What follows belongs to an exercise in optimizing a design on an open flow for small area, a short achievable clock period and few clock cycles; a production flow would make more cautious choices. Function was checked by simulation only, so behaviour that the tests miss may differ from the original. Not every run is shown, and edits may drop behaviour that the tests do not exercise. Power and IR drop assume default switching activity.

--- design/flow/run.sh ---
#!/bin/bash
# synth_recipe.tcl (not shown) runs the flow's synth.tcl, then flattens the netlist and writes it again
# the make line also repeats each setting of config.mk as NAME=value (left out here)
make -C /OpenROAD-flow-scripts/flow DESIGN_CONFIG=/design/flow/config.mk WORK_HOME=/design/flow/orfs CLKGATE_MAP_FILE= SYNTH_SCRIPT=/design/flow/synth_recipe.tcl finish
--- design/flow/config.mk ---
export PLATFORM = sky130hd
export DESIGN_NAME = CALC1
export DESIGN_NICKNAME = CALC1
export VERILOG_FILES = /design/flow/design.v
export SDC_FILE = /design/flow/constraint.sdc
export NUM_CORES = 4
export LEC_CHECK = 0
export CAP_MARGIN = 20
export CORE_MARGIN = 2
export CORE_UTILIZATION = 40
export SLEW_MARGIN = 20
--- design/flow/constraint.sdc ---
create_clock -name core_clock -period 110.0 [get_ports {Clk}]
set_input_delay 22.0000 -clock core_clock [delete_from_list [all_inputs] [get_ports {Clk}]]
set_output_delay 22.0000 -clock core_clock [all_outputs]
set_load 0.01 [all_outputs]
--- design/flow/design.v ---
module Controle(
	input wire [2:0] OpCode,
	output reg MemtoReg, MemEn, MemOp, FonteEscrita, RegEsc, Stop, Clear,
	output reg [3:0] ALUCode
);
always @(*)
begin
	if(OpCode == 3'b000)
	begin
		MemtoReg = 1'b0;
		MemEn = 1'b0;
		MemOp = 1'b0;
		FonteEscrita = 1'b0;
		RegEsc = 1'b1;
		ALUCode = 4'b1000;
		Stop = 1'b0;
		Clear = 1'b0;
	end
	else if(OpCode == 3'b001)
	begin
		MemtoReg = 1'b0;
		MemEn = 1'b0;
		MemOp = 1'b0;
		FonteEscrita = 1'b0;
		RegEsc = 1'b1;
		ALUCode = 4'b0100;
		Stop = 1'b0;
		Clear = 1'b0;
	end
	else if(OpCode == 3'b010)
	begin
		MemtoReg = 1'b0;
		MemEn = 1'b0;
		MemOp = 1'b0;
		FonteEscrita = 1'b0;
		RegEsc = 1'b1;
		ALUCode = 4'b0001;
		Stop = 1'b0;
		Clear = 1'b0;
	end
	else if(OpCode == 3'b011)
	begin
		MemtoReg = 1'b0;
		MemEn = 1'b0;
		MemOp = 1'b0;
		FonteEscrita = 1'b0;
		RegEsc = 1'b1;
		ALUCode = 4'b0010;
		Stop = 1'b0;
		Clear = 1'b0;
	end
	else if(OpCode == 3'b100)
	begin
		MemtoReg = 1'b1;
		MemEn = 1'b1;
		MemOp = 1'b0;
		FonteEscrita = 1'b0;
		RegEsc = 1'b0;
		ALUCode = 4'b0001;
		Stop = 1'b0;
		Clear = 1'b1;
	end
	else if(OpCode == 3'b110)
	begin
		MemtoReg = 1'b1;
		MemEn = 1'b1;
		MemOp = 1'b0;
		FonteEscrita = 1'b1;
		RegEsc = 1'b1;
		ALUCode = 4'b0001;
		Stop = 1'b0;
		Clear = 1'b0;
	end
	else if(OpCode == 3'b111)
	begin
		MemtoReg = 1'b0;
		MemEn = 1'b1;
		MemOp = 1'b1;
		FonteEscrita = 1'b0;
		RegEsc = 1'b0;
		ALUCode = 4'b0001;
		Stop = 1'b0;
		Clear = 1'b0;
	end
	else
	begin
		MemtoReg = 1'b0;
		MemEn = 1'b0;
		MemOp = 1'b0;
		FonteEscrita = 1'b0;
		RegEsc = 1'b0;
		ALUCode = 4'b0001;
		Stop = 1'b1;
		Clear = 1'b0;
	end
end
endmodule
module signExtend(
	input wire[24:0] entrada,
	output wire[31:0] saida
);
assign saida = {{7{entrada[24]}}, entrada[24:0]};
endmodule
module ALU (
	input wire [31:0] input1, input2,
	input wire [3:0] op,
	output reg [31:0] output1
);
always @(*)
begin
	case(op)
		4'b1000: output1 =  input1 + input2;
		4'b0100: output1 =  input1 - input2;
		4'b0010: output1 =  input1 * input2;
		4'b0001: output1 =  (input2 == 32'd0) ? 32'hFFFFFFFF : input1 / input2;
		default: output1 = input1;
	endcase
end
endmodule
module RegisterFile(
	input wire [1:0] RegEsc, Fonte1, Fonte2,
	input wire Esc, Clk, Rst,
	input wire [31:0] Dado,
	output reg [31:0] Dado1, Dado2,
	output wire	[31:0] RA, RB, RACC
);
reg [31:0] RegA, RegB, Acc;
assign	RA = RegA;
assign	RB = RegB;
assign	RACC = Acc;
always @(posedge Clk)
begin
	if (Rst == 1'b1)
	begin
		RegA <= 32'b0;
		RegB <= 32'b0;
		Acc <= 32'b0;
	end
	else if (Esc == 1'b1)
	begin
		case(RegEsc)
			2'b00: RegA <= Dado;
			2'b01: RegB <= Dado;
			default: Acc <= Dado;
		endcase
	end
end
always @(*)
begin
		case(Fonte1)
			2'b00: Dado1 = RegA;
			2'b01: Dado1 = RegB;
			2'b10: Dado1 = Acc;
			default: Dado1 = 32'b0;
		endcase
		case(Fonte2)
			2'b00: Dado2 = RegA;
			2'b01: Dado2 = RegB;
			2'b10: Dado2 = Acc;
			default: Dado2 = 32'b0;
		endcase
end
endmodule
module CALC1 (
input wire Clk,
input wire Rst,
output wire [9:0] InstrAddr,
input wire [31:0] Instr,
output wire [9:0] DataAddr,
output wire DataWe,
output wire [31:0] DataOut,
input wire [31:0] DataIn,
output wire Halted,
output wire [31:0] RegA, RegB, RAcc
);
reg [1:0] FonteA, Dest, DestEscrita, Acc;
reg [31:0] DadosEscrita;
reg [9:0] PC, PCP;
wire [31:0] DadosA, DadosB, ResultALU, imediato;
wire [31:0] MemData, instrucao;
wire RegEsc, MemEn, MemOp, Clear;
wire FonteEscrita, MemtoReg, Stop;
wire [3:0] opALU;
assign instrucao = Instr;
assign MemData = DataIn;
assign InstrAddr = PC;
assign DataAddr = imediato[9:0];
assign DataWe = (MemEn & MemOp) | Clear;
assign DataOut = Clear ? 32'h00000000 : DadosB;
assign Halted = Stop;
ALU instALU(
	.input1(DadosA),
	.input2(imediato),
	.op(opALU),
	.output1(ResultALU)
);
RegisterFile insRegisterFile(
	.RegEsc(DestEscrita),
	.Fonte1(FonteA),
	.Fonte2(FonteA),
	.Esc(RegEsc),
	.Clk(Clk),
	.Rst(Rst),
	.Dado(DadosEscrita),
	.Dado1(DadosA),
	.Dado2(DadosB),
	.RA(RegA),
	.RB(RegB),
	.RACC(RAcc)
);
Controle instControle(
	.OpCode(instrucao[31:29]),
	.MemtoReg(MemtoReg),
	.MemEn(MemEn),
	.MemOp(MemOp),
	.FonteEscrita(FonteEscrita),
	.RegEsc(RegEsc),
	.ALUCode(opALU),
	.Stop(Stop),
	.Clear(Clear)
);
signExtend instSignExtend(
	.entrada(instrucao[24:0]),
	.saida(imediato)
);
always @(*)
begin
	Dest = instrucao[26:25];
	FonteA = instrucao[28:27];
	Acc = 2'b10;
	PCP = PC + 10'd1;
	if(FonteEscrita == 1'b0)
		DestEscrita = Acc;
	else
		DestEscrita = Dest;
	if(MemtoReg == 1'b0)
		DadosEscrita = ResultALU;
	else
		DadosEscrita = MemData;
end
always @(posedge Clk)
begin
	if(Rst == 1'b1)
		PC <= 10'd0;
	else if(Stop == 1'b0)
		PC <= PCP;
end
endmodule
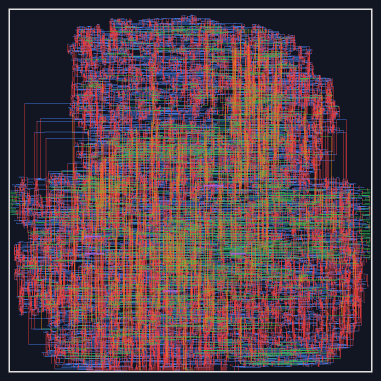
Run 1: routed metal, one color a layer
Scale: 1 px per um.
- metal 1: blue (wire length 95.6 mm)
- metal 4: orange (wire length 12,700 um)
- metal 3: green (wire length 26.3 mm)
- metal 2: red (wire length 95.9 mm)
- metal 5: purple (wire length 77.5 um)
routed wire length: 231,000 um
total routing resource utilization after global routing: 0.345
average routed wire per standard cell: 26.5 um
total vias in the final route: 54,700

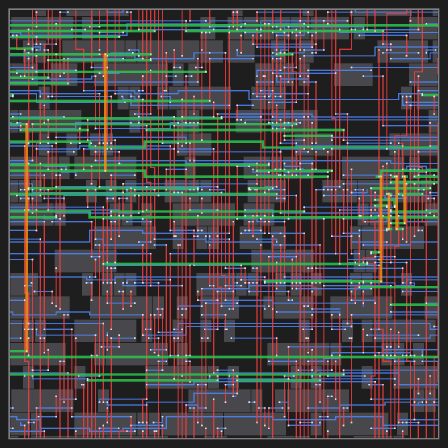
Run 1: a small window of the routed layout
Region (246, 65) to (296, 115) um. Cells in gray, sequential cells in the stronger gray; small squares are vias.
- metal 4: orange
- metal 2: red
- metal 1: blue
- metal 3: green
- cells with their middle in the window: 175
- most frequent: nand2_1 (46), fa_1 (33), inv_1 (30)
- sequential cells in the window: 0

==> run summary, run 1 <==
The flow ran to the end and the layout has no timing, DRC or antenna violations. The launch point of the worst path is Instr[15]. Summing all multi-input logic gate instances after layout gives 45,600 um2. The sequential standard cell area is 2120 um2.

Setup violations remaining at the end of the flow were counted as 0. Once the clock tree was built, the resizer swapped 0 gates to a different size. The class of the tightest hold or removal check is reg -> reg. The post-synthesis sequential area ratio came out at 0.0416. The arrival time of data at the critical path endpoint came out at 105,390 ps. For this run, global-route usage on met1 was measured as 0.467. The worst relative slew slack is 0.190.

For hold timing, the worst endpoint is insRegisterFile.Acc[12]. The number of enable-type register cells in the synthesized netlist is 0. The critical register-to-register path endpoint is insRegisterFile.Acc[0].

The global-route wire length before repair came out at 340,000 um. STA classifies the critical path endpoint as a register. The total clock sinks is 106.

The total of clock buffers placed in the layout came out at 10. The power of the combinational group came out at 640 uW. The total placed instance area is 55,300 um2. The largest vdd supply drop came out at 0.0000144 V.

The fraction of area in clock buffers and inverters is 0.00598. For this design the total switching power over the nets is 401 uW. Of the total synthesized cell area, the portion taken by AND, OR, NAND and NOR gates is 0.214.

The post-detailed-route via-to-cell ratio is 6.27. The adder and majority gate portion of the synthesized area is 0.325. The library cell used most frequently in the layout, excluding fill and tap cells, is sky130_fd_sc_hd__nand2_1. The post-synthesis net count came out at 8,116. The average instance in the mapped netlist occupies 7.32 um2. Synthesis instantiated 119 different standard cells from the library. The largest registers in the layout are insRegisterFile.Acc x32, insRegisterFile.RegA x32, insRegisterFile.RegB x32. For this run, design rule violations remaining after detail routing come to 0. The data required time of the critical path came out at 110,290 ps. The core box area came out at 126,000 um2. The TritonCTS buffer count came out at 9.

The count of cells along the worst register-to-register path came out at 286. The overall die area is 130,000 um2. The synthesized design spends more area on one cell type than any other, namely sky130_fd_sc_hd__ha_1. In the final timing run, aggregate negative setup slack is 0 ps. The worst path needs 105,100 ps of the cycle, external delays included. The net total in the final layout is 8,214. The cell area that synthesis handed to floorplanning was 51,000 um2. The count of H-tree levels built during CTS is 3. The worst path buffer plus inverter count is 17. The count of buffers added by post-CTS timing repair for setup came out at 0. By area the synthesized netlist is led by sky130_fd_sc_hd__ha_1 (17%), sky130_fd_sc_hd__fa_1 (16%), sky130_fd_sc_hd__nand2_1 (6.4%). The area growth from synthesis to layout is 9.27%. In the synthesized netlist the async set-or-reset flop fraction comes to 0. The number of diodes came out at 3. Max-cap violations in this run came to 0. The power density relative to cell area came out at 13.0 nW/um2.

Summing all non-filler instances in the final layout gives an area of 55,700 um2. The effective utilization at floorplan came out at 0.404. The clock network fraction of total power came out at 0.055.

Of the total power, the share spent switching nets is 0.556. The number of global-route vias before repair came out at 52,100. The y dimension of the die is 361 um.

The detailed-routed wire length on met2 is 95,900 um. The CTS tree is done. The design draws 721 uW. The worst hold path depth is 2.

The share of synthesized area in the top cell type comes to 0.170. Of the total power, registers draw 0.058. The clock latency of the later-clocked register in the worst-skew pair is 450 ps.
Testbench counts for the RTL of run 1, summed over its fixed seeds: cycles 17,861.
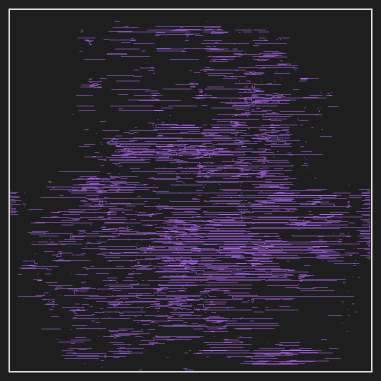
Run 1: metal 3
Scale: 1 px per um.
- share of all routed wire: 11%
- main direction: horizontal
- longest straight run: 199 um

--- run 2 (changed files replaced; the others as in run 1) ---
==> design/flow/design.v <==
module Controle(
	input wire [31:0] a, b,
	output wire [5:0] clza, clzb
);
function [5:0] clz32(input [31:0] x);
	integer i;
	reg found;
	begin
		clz32 = 6'd32;
		found = 1'b0;
		for (i = 31; i >= 0; i = i - 1)
			if (!found && x[i]) begin
				clz32 = 6'd31 - i[5:0];
				found = 1'b1;
			end
	end
endfunction
assign clza = clz32(a);
assign clzb = clz32(b);
endmodule
module signExtend(
	input wire[24:0] entrada,
	output wire[31:0] saida
);
assign saida = {{7{entrada[24]}}, entrada[24:0]};
endmodule
module ALU (
	input wire [31:0] input1, input2,
	input wire sub,
	output wire [31:0] output1,
	output wire cout
);
assign {cout, output1} = {1'b0, input1} + {1'b0, input2 ^ {32{sub}}} + {32'd0, sub};
endmodule
module rca #(parameter W = 8) (
	input wire [W-1:0] x, y,
	input wire ci,
	output wire [W-1:0] s,
	output wire co
);
wire [W:0] c;
assign c[0] = ci;
genvar i;
generate
	for (i = 0; i < W; i = i + 1) begin : fa
		assign s[i] = x[i] ^ y[i] ^ c[i];
		assign c[i+1] = (x[i] & y[i]) | (x[i] & c[i]) | (y[i] & c[i]);
	end
endgenerate
assign co = c[W];
endmodule
module booth(
	input wire [2:0] d,
	input wire [31:0] x,
	output wire [31:0] pp,
	output wire neg
);
wire one = d[0] ^ d[1];
wire two = (d[2] & ~d[1] & ~d[0]) | (~d[2] & d[1] & d[0]);
assign neg = d[2] & ~(d[1] & d[0]);
assign pp = (({32{one}} & x) | ({32{two}} & {x[30:0], 1'b0})) ^ {32{neg}};
endmodule
module Muldiv(
	input wire [31:0] ma,       
	input wire [24:0] mm,       
	input wire mp,              
	input wire [31:0] pin,      
	output wire [31:0] pout,
	output wire more,           
	input wire [23:0] dr,       
	input wire [23:0] dd,       
	input wire [31:0] dq,       
	output wire [23:0] dro,
	output wire [31:0] dqo
);
wire [31:0] pp0, pp1;
wire n0, n1, c0, c1;
booth b0(.d({mm[1], mm[0], mp}), .x(ma), .pp(pp0), .neg(n0));
booth b1(.d({mm[3], mm[2], mm[1]}), .x(ma), .pp(pp1), .neg(n1));
wire [31:0] p1;
wire [29:0] p2;
rca #(32) ma0(.x(pin), .y(pp0), .ci(n0), .s(p1), .co(c0));
rca #(30) ma1(.x(p1[31:2]), .y(pp1[29:0]), .ci(n1), .s(p2), .co(c1));
assign pout = {p2, p1[1:0]};
assign more = ~((&mm[24:3]) | ~(|mm[24:3]));
wire [24:0] t0 = {dr, dq[31]};
wire [24:0] d0; wire k0;
rca #(25) s0(.x(t0), .y(~{1'b0, dd}), .ci(1'b1), .s(d0), .co(k0));
wire [23:0] r1 = k0 ? d0[23:0] : t0[23:0];
wire [24:0] t1 = {r1, dq[30]};
wire [24:0] d1; wire k1;
rca #(25) s1(.x(t1), .y(~{1'b0, dd}), .ci(1'b1), .s(d1), .co(k1));
assign dro = k1 ? d1[23:0] : t1[23:0];
assign dqo = {dq[29:0], k0, k1};
endmodule
module RegisterFile(
	input wire [1:0] Fonte1, Fonte2,
	input wire [31:0] RA, RB, RACC,
	output reg [31:0] Dado1, Dado2
);
always @(*)
begin
	case(Fonte1)
		2'b00: Dado1 = RA;
		2'b01: Dado1 = RB;
		2'b10: Dado1 = RACC;
		default: Dado1 = 32'b0;
	endcase
	case(Fonte2)
		2'b00: Dado2 = RA;
		2'b01: Dado2 = RB;
		2'b10: Dado2 = RACC;
		default: Dado2 = 32'b0;
	endcase
end
endmodule
module RegWrite(
	input wire Clk, Rst,
	input wire acc_we, a_we, b_we,
	input wire [31:0] acc_n, ab_n,
	output reg [31:0] RA, RB, RACC
);
always @(posedge Clk)
begin
	if (Rst == 1'b1)
	begin
		RA <= 32'b0;
		RB <= 32'b0;
		RACC <= 32'b0;
	end
	else
	begin
		if (a_we) RA <= ab_n;
		if (b_we) RB <= ab_n;
		if (acc_we) RACC <= acc_n;
	end
end
endmodule
module CALC1 (
input wire Clk,
input wire Rst,
output wire [9:0] InstrAddr,
input wire [31:0] Instr,
output wire [9:0] DataAddr,
output wire DataWe,
output wire [31:0] DataOut,
input wire [31:0] DataIn,
output wire Halted,
output wire [31:0] RegA, RegB, RAcc
);
reg [9:0]  PC;
reg [31:0] IR;
reg        V;       
reg        H;       
reg        busy;    
reg        isdiv;   
reg [31:0] W1;      
reg [24:0] W2;      
reg        Wp;      
reg [3:0]  cnt;     
wire [2:0] op  = IR[31:29];
wire [1:0] src = IR[28:27];
wire [1:0] dst = IR[26:25];
wire [31:0] imm;
signExtend instSignExtend(.entrada(IR[24:0]), .saida(imm));
wire ex = V & ~busy & ~H;
wire op_add = (op == 3'b000);
wire op_sub = (op == 3'b001);
wire op_div = (op == 3'b010);
wire op_mul = (op == 3'b011);
wire op_clr = (op == 3'b100);
wire op_hlt = (op == 3'b101);
wire op_ld  = (op == 3'b110);
wire op_st  = (op == 3'b111);
wire [31:0] Ra, Rb, Racc;
wire [31:0] a;
RegisterFile insRegisterFile(
	.Fonte1(src), .Fonte2(op[0] ? src : 2'b11),
	.RA(Ra), .RB(Rb), .RACC(Racc),
	.Dado1(a), .Dado2(DataOut)
);
assign DataAddr = IR[9:0];
wire wr = ex & op[2] & ~(op[1] ^ op[0]);    
assign DataWe = wr;
assign InstrAddr = PC;
assign Halted = H;
wire [31:0] sum;
wire        nb;      
ALU instALU(.input1(a), .input2(imm), .sub(~op_add), .output1(sum), .cout(nb));
wire immz = (IR[24:0] == 25'd0);
wire divq = immz | IR[24] | ~nb;
wire [31:0] divq_res = immz ? 32'hFFFFFFFF : {31'd0, nb};
wire [5:0] clza, clzi;
Controle instControle(.a(a), .b({8'd0, IR[23:0]}), .clza(clza), .clzb(clzi));
wire [5:0] k = clza + 6'd31 - clzi;
wire [55:0] nrm = {24'd0, a} << {k[4:3], 3'b000};
wire [3:0] ncnt = 4'd15 - {k[4:3], 2'b00};   
wire [31:0] mul_a  = busy ? W1 : a;
wire [24:0] mul_m  = busy ? W2 : IR[24:0];
wire        mul_p  = busy ? Wp : 1'b0;
wire [31:0] mul_pi = busy ? RAcc : 32'd0;
wire [31:0] mul_po;
wire [23:0] div_r;
wire [31:0] div_q;
wire        mul_more;
Muldiv instMD(
	.ma(mul_a), .mm(mul_m), .mp(mul_p), .pin(mul_pi), .pout(mul_po), .more(mul_more),
	.dr(W1[23:0]), .dd(W2[23:0]), .dq(RAcc), .dro(div_r), .dqo(div_q)
);
wire mzero = (a == 32'd0);
wire haz = wr & (IR[9:0] == PC);
wire mul_start = ex & op_mul;
wire div_start = ex & op_div & ~divq;
wire mul_done  = (mul_start & (~mul_more | mzero)) | (busy & ~isdiv & ~mul_more);
wire div_done  = busy & isdiv & (cnt == 4'd0);
wire stay = (ex & ((op_mul & ~mul_done) | div_start | op_hlt | haz)) | (busy & ~mul_done & ~div_done) | H;
wire busy_n = (mul_start & ~mul_done) | div_start | (busy & ~mul_done & ~div_done);
reg [31:0] acc_n;
reg acc_we, a_we, b_we;
always @(*) begin
	acc_we = 1'b0; a_we = 1'b0; b_we = 1'b0;
	acc_n = sum;
	if (busy) begin
		acc_we = 1'b1;
		acc_n = isdiv ? div_q : mul_po;
	end else if (ex) begin
		case (op)
			3'b000, 3'b001: begin acc_we = 1'b1; acc_n = sum; end
			3'b010: begin acc_we = 1'b1; acc_n = divq ? divq_res : nrm[31:0]; end
			3'b011: begin acc_we = 1'b1; acc_n = mul_po; end
			3'b110: begin
				acc_we = dst[1]; a_we = (dst == 2'b00); b_we = (dst == 2'b01);
				acc_n = DataIn;
			end
			default: ;
		endcase
	end
end
RegWrite insRW(.Clk(Clk), .Rst(Rst), .acc_we(acc_we), .a_we(a_we), .b_we(b_we),
	.acc_n(acc_n), .ab_n(DataIn), .RA(Ra), .RB(Rb), .RACC(Racc));
assign RegA = Ra;
assign RegB = Rb;
assign RAcc = Racc;
always @(posedge Clk) begin
	IR <= Instr;
	if (Rst) begin
		PC <= 10'd0; V <= 1'b0; H <= 1'b0; busy <= 1'b0;
	end else begin
		if (!stay) PC <= PC + 10'd1;
		V <= ~(ex & haz);
		busy <= busy_n;
		H <= H | ((Instr[31:29] == 3'b101) & ~(ex & haz) & ~busy_n);
	end
	if (mul_start | (busy & ~isdiv)) begin
		W1 <= mul_a << 4;
		W2 <= {{4{mul_m[24]}}, mul_m[24:4]};
		Wp <= mul_m[3];
	end else if (div_start) begin
		W1 <= {8'd0, nrm[55:32]};
		W2 <= {1'b0, IR[23:0]};
	end else if (busy) begin
		W1 <= {8'd0, div_r};
	end
	if (ex) isdiv <= op_div;
	if (div_start) cnt <= ncnt;
	else if (busy) cnt <= cnt - 4'd1;
end
endmodule
==> design/flow/config.mk <==
export PLATFORM = sky130hd
export DESIGN_NAME = CALC1
export DESIGN_NICKNAME = CALC1
export VERILOG_FILES = /design/flow/design.v
export SDC_FILE = /design/flow/constraint.sdc
export NUM_CORES = 4
export LEC_CHECK = 0
export ABC_CLOCK_PERIOD_IN_PS = 20000
export CAP_MARGIN = 20
export CORE_MARGIN = 2
export CORE_UTILIZATION = 40
export SLEW_MARGIN = 20
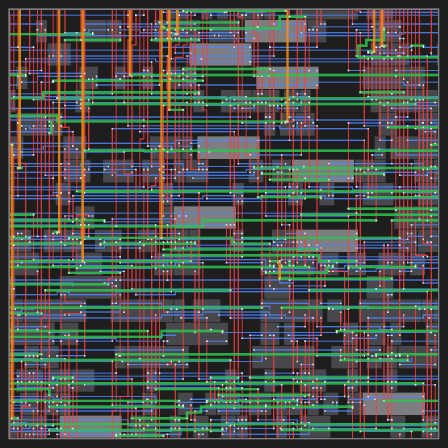
Run 2: a small window of the routed layout
Region (141, 30) to (191, 80) um. Cells in gray, sequential cells in the stronger gray; small squares are vias.
- metal 2: red
- metal 1: blue
- metal 3: green
- metal 4: orange
- cells with their middle in the window: 149
- most frequent: o21ai_0 (17), nand2_1 (15), fa_1 (13)
- netlist names of flops here include: `insRW.RACC` (9)
- sequential cells in the window: 9

==> run 2 against run 1 <==
Critical path depth fell by 279. Sequential share of layout area rose by 17 points. Utilization rose by 4.5 points. Sequential cell count rose by 98. Die area fell by 62%. Clock power rose by 150%. Combinational power fell by 66%.
==> run summary, run 2 <==
The run finished with no timing, DRC or antenna violations. The net total in the final layout came out at 2,635 (-68%). The overall die area is 49,200 um2 (-62%).

The final HPWL from detailed placement came out at 72,000 um. The count of vias placed by the detailed router is 19,300 (-65%). The commonest register cell after synthesis is sky130_fd_sc_hd__dfxtp_1. The fraction of synthesized cell area taken by the top area cell type is 0.153 (-0.0171).

The adder and majority gate portion of the synthesized area came out at 0.140 (-0.185). The count of instances resized after the clock tree is built is 0 (unchanged). The number of global-route vias before repair is 18,200 (-65%). The count of different cell masters after synthesis is 92 (-23%). The met1 global-route usage came to 0.519 (+0.0519). In the layout the commonest cells are sky130_fd_sc_hd__nand2_1 (278), sky130_fd_sc_hd__clkdlybuf4s50_1 (214), sky130_fd_sc_hd__a21oi_1 (179). The shortest clock period the worst path allows after layout is 25,390 ps (-79,710 ps). The largest vdd supply drop is 0.0000146 V (+1.4%). The post-synthesis net count is 2,493 (-69%). The site row count is 79. In this run the critical register-to-register path is captured at W1[17]. Of the total synthesized cell area, the portion taken by XOR and XNOR cells is 0.0662. The TritonCTS buffer count is 27 (+18). Routability-driven placement finished with a final weighted congestion of 1.00. Yosys instantiated no cell more often than sky130_fd_sc_hd__nand2_1. The total detailed-routing wirelength is 92,300 um (-60%). The netlist area before placement is 19,000 um2 (-63%). The number of diodes is 0 (-3). The number of primary I/O pins came out at 216.

The clock latency of the later-clocked register in the worst-skew pair is 570 ps (+120 ps). The fraction of area in clock buffers and inverters came out at 0.0420 (+0.0360). The worst setup path is captured at a primary output.

The biggest slice of the area belongs to multi-input gates. The worst hold path depth came to 2 (unchanged). The area taken by multi-input logic gates came out at 13,200 um2 (-71%). For this run, combinational gates with multiple inputs come to 1,787. The clock arrives with 22.7 ps of skew. The worst relative slew slack came to 0.192 (+0.00166). The logic gate share of total power is 0.527. TritonCTS built the clock tree.

The non-clock buffer area fraction after layout is 0.119. The fraction of power spent switching nets is 0.450 (-0.105). The simple logic cell fraction of the synthesized area is 0.165 (-0.0483).

The clock network fraction of total power was 0.234 (+0.179). The count of H-tree levels built during CTS was 1 (-2). The count of cells along the worst register-to-register path was 59 (-79%). The worst hold path belongs to the class reg -> reg. The switching power is 186 uW (-54%).

The power density relative to cell area was 18.2 nW/um2 (+40%). The combined global-route utilization of all metal layers came out at 0.367 (+0.0220). The max-cap check violation count came to 0 (unchanged). The biggest area contributor in the post-synthesis netlist is sky130_fd_sc_hd__dfxtp_1. The hold buffer count at CTS came out at 0. The timing-limited maximum frequency came out at 0.0394 GHz. The data required time of the critical path came out at 88,000 ps (-22,290 ps). The sum of negative setup slack came out at 0 ps (unchanged). The worst register-to-register path has a setup slack of 86,020 ps.

The power share of the sequential group came to 0.239 (+0.181). The worst path buffer plus inverter count came to 4 (-13). The core box area is 46,700 um2 (-63%). The effective utilization at floorplan came out at 0.406 (+0.00216). The worst hold path endpoint is insRW.RB[2]. The total placed instance area was 21,800 um2 (-61%).

The total clock sinks was 204 (+92%). The area added between synthesis and finish is 19.8%. The number of enable-type register cells in the synthesized netlist is 59 (+59).

The arrival time of data at the critical path endpoint came to 3390 ps (-102,000 ps). The count of buffers added by post-CTS timing repair for setup came out at 0 (unchanged). The critical path starts at IR[27]. The post-layout total power is 413 uW (-43%). The library cell used most frequently in the layout, excluding fill and tap cells, is sky130_fd_sc_hd__nand2_1. The average cell area after synthesis came out at 8.33 um2 (+14%). The detailed-routed wire length on met2 is 39,300 um (-59%). The power of the combinational group is 218 uW (-66%). The post-detailed-route via-to-cell ratio is 6.33 (+0.90%). Sorting the synthesized cells by area gives the leading types as sky130_fd_sc_hd__dfxtp_1 (15%), sky130_fd_sc_hd__fa_1 (11%), sky130_fd_sc_hd__edfxtp_1 (9.3%). Among the stages of the critical path, the cell type that occurs most often is sky130_fd_sc_hd__buf_4. The global-route wire length before repair was 133,000 um (-61%). The number of DRC violations after detailed routing is 0 (unchanged).

met2 is the most crowded layer. The post-CTS clock slew at the launch and capture registers of the worst setup and hold paths came out at 60 ps. Dividing the final minimum period by the clock period gives 0.231.

The post-synthesis sequential area ratio is 0.247 (+0.205). The share of synthesized registers carrying an async set or reset came out at 0 (unchanged). The root cell of the clock tree is sky130_fd_sc_hd__clkbuf_16.

Once routing completed, OpenROAD measured the worst setup slack at 84,610 ps. The y dimension of the die came to 222 um (-39%). The worst setup path is of the reg -> out kind.

The tightest hold path in the finished design has a slack of 481 ps. The final-report setup violation count was 0 (unchanged). The final instance area came out at 22,700 um2 (-59%). The total of clock buffers placed in the layout came out at 35 (+25).

The detailed-route wire length per cell is 30.3 um (+15%). Counting the inverters off the clock network in the layout gives 109. The hold violation count in the final report is 0.
Testbench counts for the RTL of run 2, summed over its fixed seeds: cycles 36,342.
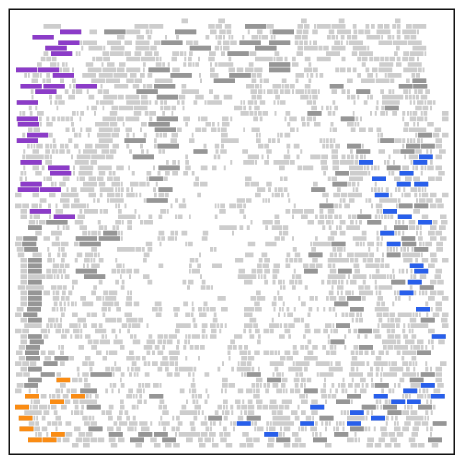
Run 2: sequential cells colored by netlist name
Scale: 2 px per um.
- `PC`: orange (flops 10; where lower left)
- `insRW.RA`: blue (flops 32)
- `W2`: purple (flops 25; where upper left)
- not colored: 137
seq pwr: 98.8 uW
utilization of the core after routing: 0.487
share of cell area taken by flip-flops and latches: 0.206
sequential cell area: 4680 um2

--- run 3 (diff from run 2) ---
--- a/design/flow/design.v
+++ b/design/flow/design.v
@@ -30,7 +30,7 @@
 	output wire [31:0] output1,
 	output wire cout
 );
-assign {cout, output1} = {1'b0, input1} + {1'b0, input2 ^ {32{sub}}} + {32'd0, sub};
+rca #(32) add(.x(input1), .y(input2 ^ {32{sub}}), .ci(sub), .s(output1), .co(cout));
 endmodule
 module rca #(parameter W = 8) (
 	input wire [W-1:0] x, y,
@@ -73,16 +73,19 @@
 	output wire [23:0] dro,
 	output wire [31:0] dqo
 );
-wire [31:0] pp0, pp1;
-wire n0, n1, c0, c1;
+wire [31:0] pp0, pp1, pp2;
+wire n0, n1, n2, c0, c1, c2;
 booth b0(.d({mm[1], mm[0], mp}), .x(ma), .pp(pp0), .neg(n0));
 booth b1(.d({mm[3], mm[2], mm[1]}), .x(ma), .pp(pp1), .neg(n1));
+booth b2(.d({mm[5], mm[4], mm[3]}), .x(ma), .pp(pp2), .neg(n2));
 wire [31:0] p1;
 wire [29:0] p2;
+wire [27:0] p3;
 rca #(32) ma0(.x(pin), .y(pp0), .ci(n0), .s(p1), .co(c0));
 rca #(30) ma1(.x(p1[31:2]), .y(pp1[29:0]), .ci(n1), .s(p2), .co(c1));
-assign pout = {p2, p1[1:0]};
-assign more = ~((&mm[24:3]) | ~(|mm[24:3]));
+rca #(28) ma2(.x(p2[29:2]), .y(pp2[27:0]), .ci(n2), .s(p3), .co(c2));
+assign pout = {p3, p2[1:0], p1[1:0]};
+assign more = ~((&mm[24:5]) | ~(|mm[24:5]));
 wire [24:0] t0 = {dr, dq[31]};
 wire [24:0] d0; wire k0;
 rca #(25) s0(.x(t0), .y(~{1'b0, dd}), .ci(1'b1), .s(d0), .co(k0));
@@ -94,9 +97,9 @@
 assign dqo = {dq[29:0], k0, k1};
 endmodule
 module RegisterFile(
-	input wire [1:0] Fonte1, Fonte2,
+	input wire [1:0] Fonte1,
 	input wire [31:0] RA, RB, RACC,
-	output reg [31:0] Dado1, Dado2
+	output reg [31:0] Dado1
 );
 always @(*)
 begin
@@ -105,12 +108,6 @@
 		2'b01: Dado1 = RB;
 		2'b10: Dado1 = RACC;
 		default: Dado1 = 32'b0;
-	endcase
-	case(Fonte2)
-		2'b00: Dado2 = RA;
-		2'b01: Dado2 = RB;
-		2'b10: Dado2 = RACC;
-		default: Dado2 = 32'b0;
 	endcase
 end
 endmodule
@@ -175,13 +172,14 @@
 wire [31:0] Ra, Rb, Racc;
 wire [31:0] a;
 RegisterFile insRegisterFile(
-	.Fonte1(src), .Fonte2(op[0] ? src : 2'b11),
+	.Fonte1(src),
 	.RA(Ra), .RB(Rb), .RACC(Racc),
-	.Dado1(a), .Dado2(DataOut)
+	.Dado1(a)
 );
 assign DataAddr = IR[9:0];
 wire wr = ex & op[2] & ~(op[1] ^ op[0]);    
 assign DataWe = wr;
+assign DataOut = a & {32{op[0]}};    
 assign InstrAddr = PC;
 assign Halted = H;
 wire [31:0] sum;
@@ -252,9 +250,9 @@
 		H <= H | ((Instr[31:29] == 3'b101) & ~(ex & haz) & ~busy_n);
 	end
 	if (mul_start | (busy & ~isdiv)) begin
-		W1 <= mul_a << 4;
-		W2 <= {{4{mul_m[24]}}, mul_m[24:4]};
-		Wp <= mul_m[3];
+		W1 <= mul_a << 6;
+		W2 <= {{6{mul_m[24]}}, mul_m[24:6]};
+		Wp <= mul_m[5];
 	end else if (div_start) begin
 		W1 <= {8'd0, nrm[55:32]};
 		W2 <= {1'b0, IR[23:0]};
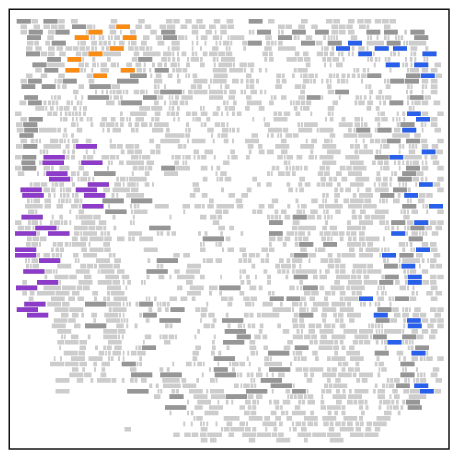
Run 3: sequential cells colored by netlist name
Scale: 2 px per um.
- `PC`: orange (flops 10; where upper left)
- `insRW.RA`: blue (flops 32; where a column on the right)
- `W2`: purple (flops 25; where middle left)
share of cell area taken by flip-flops and latches: 0.211
sequential cell area: 4660 um2
utilization of the core after routing: 0.485
seq pwr: 97.2 uW

==> run 3 against run 2 <==
Still clean. Cell count fell by 6.3%. Via count shrank 7.0%. Register-to-register slack better by 2300 ps. Sequential cell count did not move. Global-route usage down 1.4 points. Worst setup slack lost 420 ps. Clock-buffer cell count stayed put. Power down 7.2%. Hold slack improved by 15 ps. Critical path depth is 1 higher. Synthesized area decreased by 2.3%. Design area is 2.7% lower. Largest cell class unchanged. Largest power group unchanged.
==> run summary, run 3 <==
The most common cell in the netlist is sky130_fd_sc_hd__nand2_1. The worst clock skew on the final layout is 22.6 ps (-0.0887 ps). The average cell area after synthesis is 8.84 um2 (+6.1%). Yosys attributes the largest share of cell area to sky130_fd_sc_hd__fa_1 (17%), sky130_fd_sc_hd__dfxtp_1 (16%), sky130_fd_sc_hd__edfxtp_1 (9.2%).

The endpoint identified for the worst register-to-register timing path is W1[16]. The fraction of area in clock buffers and inverters is 0.0377 (-0.00427). The count of buffers added by post-CTS timing repair for setup came out at 0 (unchanged). The tree is rooted in a sky130_fd_sc_hd__clkbuf_16.

The number of signal-net inverters in the final layout is 99 (-9.2%). The combined global-route utilization of all metal layers is 0.353 (-0.0140). The worst hold path endpoint is insRW.RB[4]. The non-clock buffer area fraction after layout is 0.121 (+0.00189). The adder and majority gate portion of the synthesized area is 0.184 (+0.0436). The worst hold path depth was 2 (unchanged). Leaving out fill and tap cells, the most frequent cell in the layout is sky130_fd_sc_hd__nand2_1. The post-synthesis net count is 2,338 (-6.2%).

The count of vias placed by the detailed router is 17,900 (-7.0%). In this run the most used layer during global routing was met2. The arrival time of data at the critical path endpoint is 3810 ps (+420 ps). The number of primary I/O pins was 216 (unchanged). The register-to-register setup slack came to 88,330 ps (+2310 ps). The area added between synthesis and finish is 19.4%. The sum of negative setup slack is 0 ps (unchanged). The worst relative slew slack is 0.234 (+0.0424). The area taken by multi-input logic gates came to 12,800 um2 (-3.0%). The netlist area before placement is 18,500 um2 (-2.3%).

The hold buffer count at CTS came out at 0 (unchanged). The power density relative to cell area is 17.3 nW/um2 (-4.7%). The detailed-route wire length per cell is 30.1 um (-0.90%). The site row count came out at 78 (-1.3%). The global placer's final weighted congestion came out at 1.00 (+0.23%). The post-synthesis sequential area ratio is 0.251 (+0.00478).

The shortest clock period the worst path allows after layout is 25,810 ps (+419 ps). The net total in the final layout came out at 2,477 (-6.0%). The logic gate share of total power is 0.524 (-0.003).

The TritonCTS buffer count was 24 (-11%). The total clock sinks came out at 204 (unchanged). The fraction of synthesized cell area taken by the top area cell type is 0.173 (+0.0199). The worst path buffer plus inverter count is 4 (unchanged). The number of diodes came out at 1 (+1). The count of cells along the worst register-to-register path is 59 (unchanged).

The post-detailed-route via-to-cell ratio is 6.28 (-0.74%). The global-route wire length before repair came out at 123,000 um (-8.0%). The clock network fraction of total power is 0.223 (-0.011). The total placed instance area was 21,200 um2 (-2.6%).

The count of different cell masters after synthesis came to 90 (-2.2%). The number of enable-type register cells in the synthesized netlist is 57 (-3.4%). The hold violation count in the final report came out at 0 (unchanged). The effective utilization at floorplan came out at 0.406 (about the same). The final instance area is 22,100 um2 (-2.7%). The xor/xnor cell area share of the yosys netlist was 0.0730 (+0.00684). The worst hold slack across all endpoints came out at 497 ps (+15.5 ps). The timing-limited maximum frequency was 0.0387 GHz (-1.6%). The clock latency of the later-clocked register in the worst-skew pair is 560 ps (about the same). The flow ran to the end and the layout has no timing, DRC or antenna violations. The max-cap check violation count came out at 0 (unchanged). The setup slack after layout came out at 84,190 ps (-419 ps).
Testbench counts for the RTL of run 3, summed over its fixed seeds: cycles 33,979.
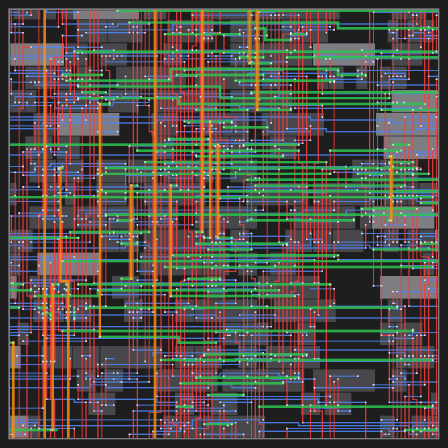
Run 3: a small window of the routed layout
Region (139, 30) to (189, 80) um. Cells in gray, sequential cells in the stronger gray; small squares are vias.
- metal 1: blue
- metal 3: green
- metal 2: red
- metal 4: orange
- most frequent: o22ai_1 (24), nand2_1 (21), xor2_1 (21)
- cells with their middle in the window: 146
- sequential cells in the window: 9
- netlist names of flops here include: `insRW.RACC` (3), `insRW.RB` (3), `insRW.RA` (2)

what the ideal ports hide:
In the flow no input, the clock included, has a driving cell. The finished layouts below were timed again as built, in two steps.
Step 1 sets driving cells, clkbuf_16 on the clock port and buf_2 on the other inputs (assumed; they add their load-dependent delay and slew).
Step 2, shift: input delay + t, output delay - t, t = (earliest + latest rising clock arrival at the registers) / 2. This alone moves slack from input paths to output paths.
Slacks: no drivers / after step 1 / after step 2; pairs: no drivers / after step 1.
run | t, ns | setup slack, ns | worst slew at a driven data input, ns
run 1 | 0.474 | 4.902 / 4.925 / 4.451 | 0.14
run 2 | 0.619 | 84.613 / 84.554 / 85.174 | 0.05
run 3 | 0.603 | 84.193 / 84.134 / 84.738 | 0.06
After both steps setup and hold are still met in every run listed. The setup slack of run 1, which loses most, moves by +0.023 ns with the drivers and by -0.451 ns with both steps.
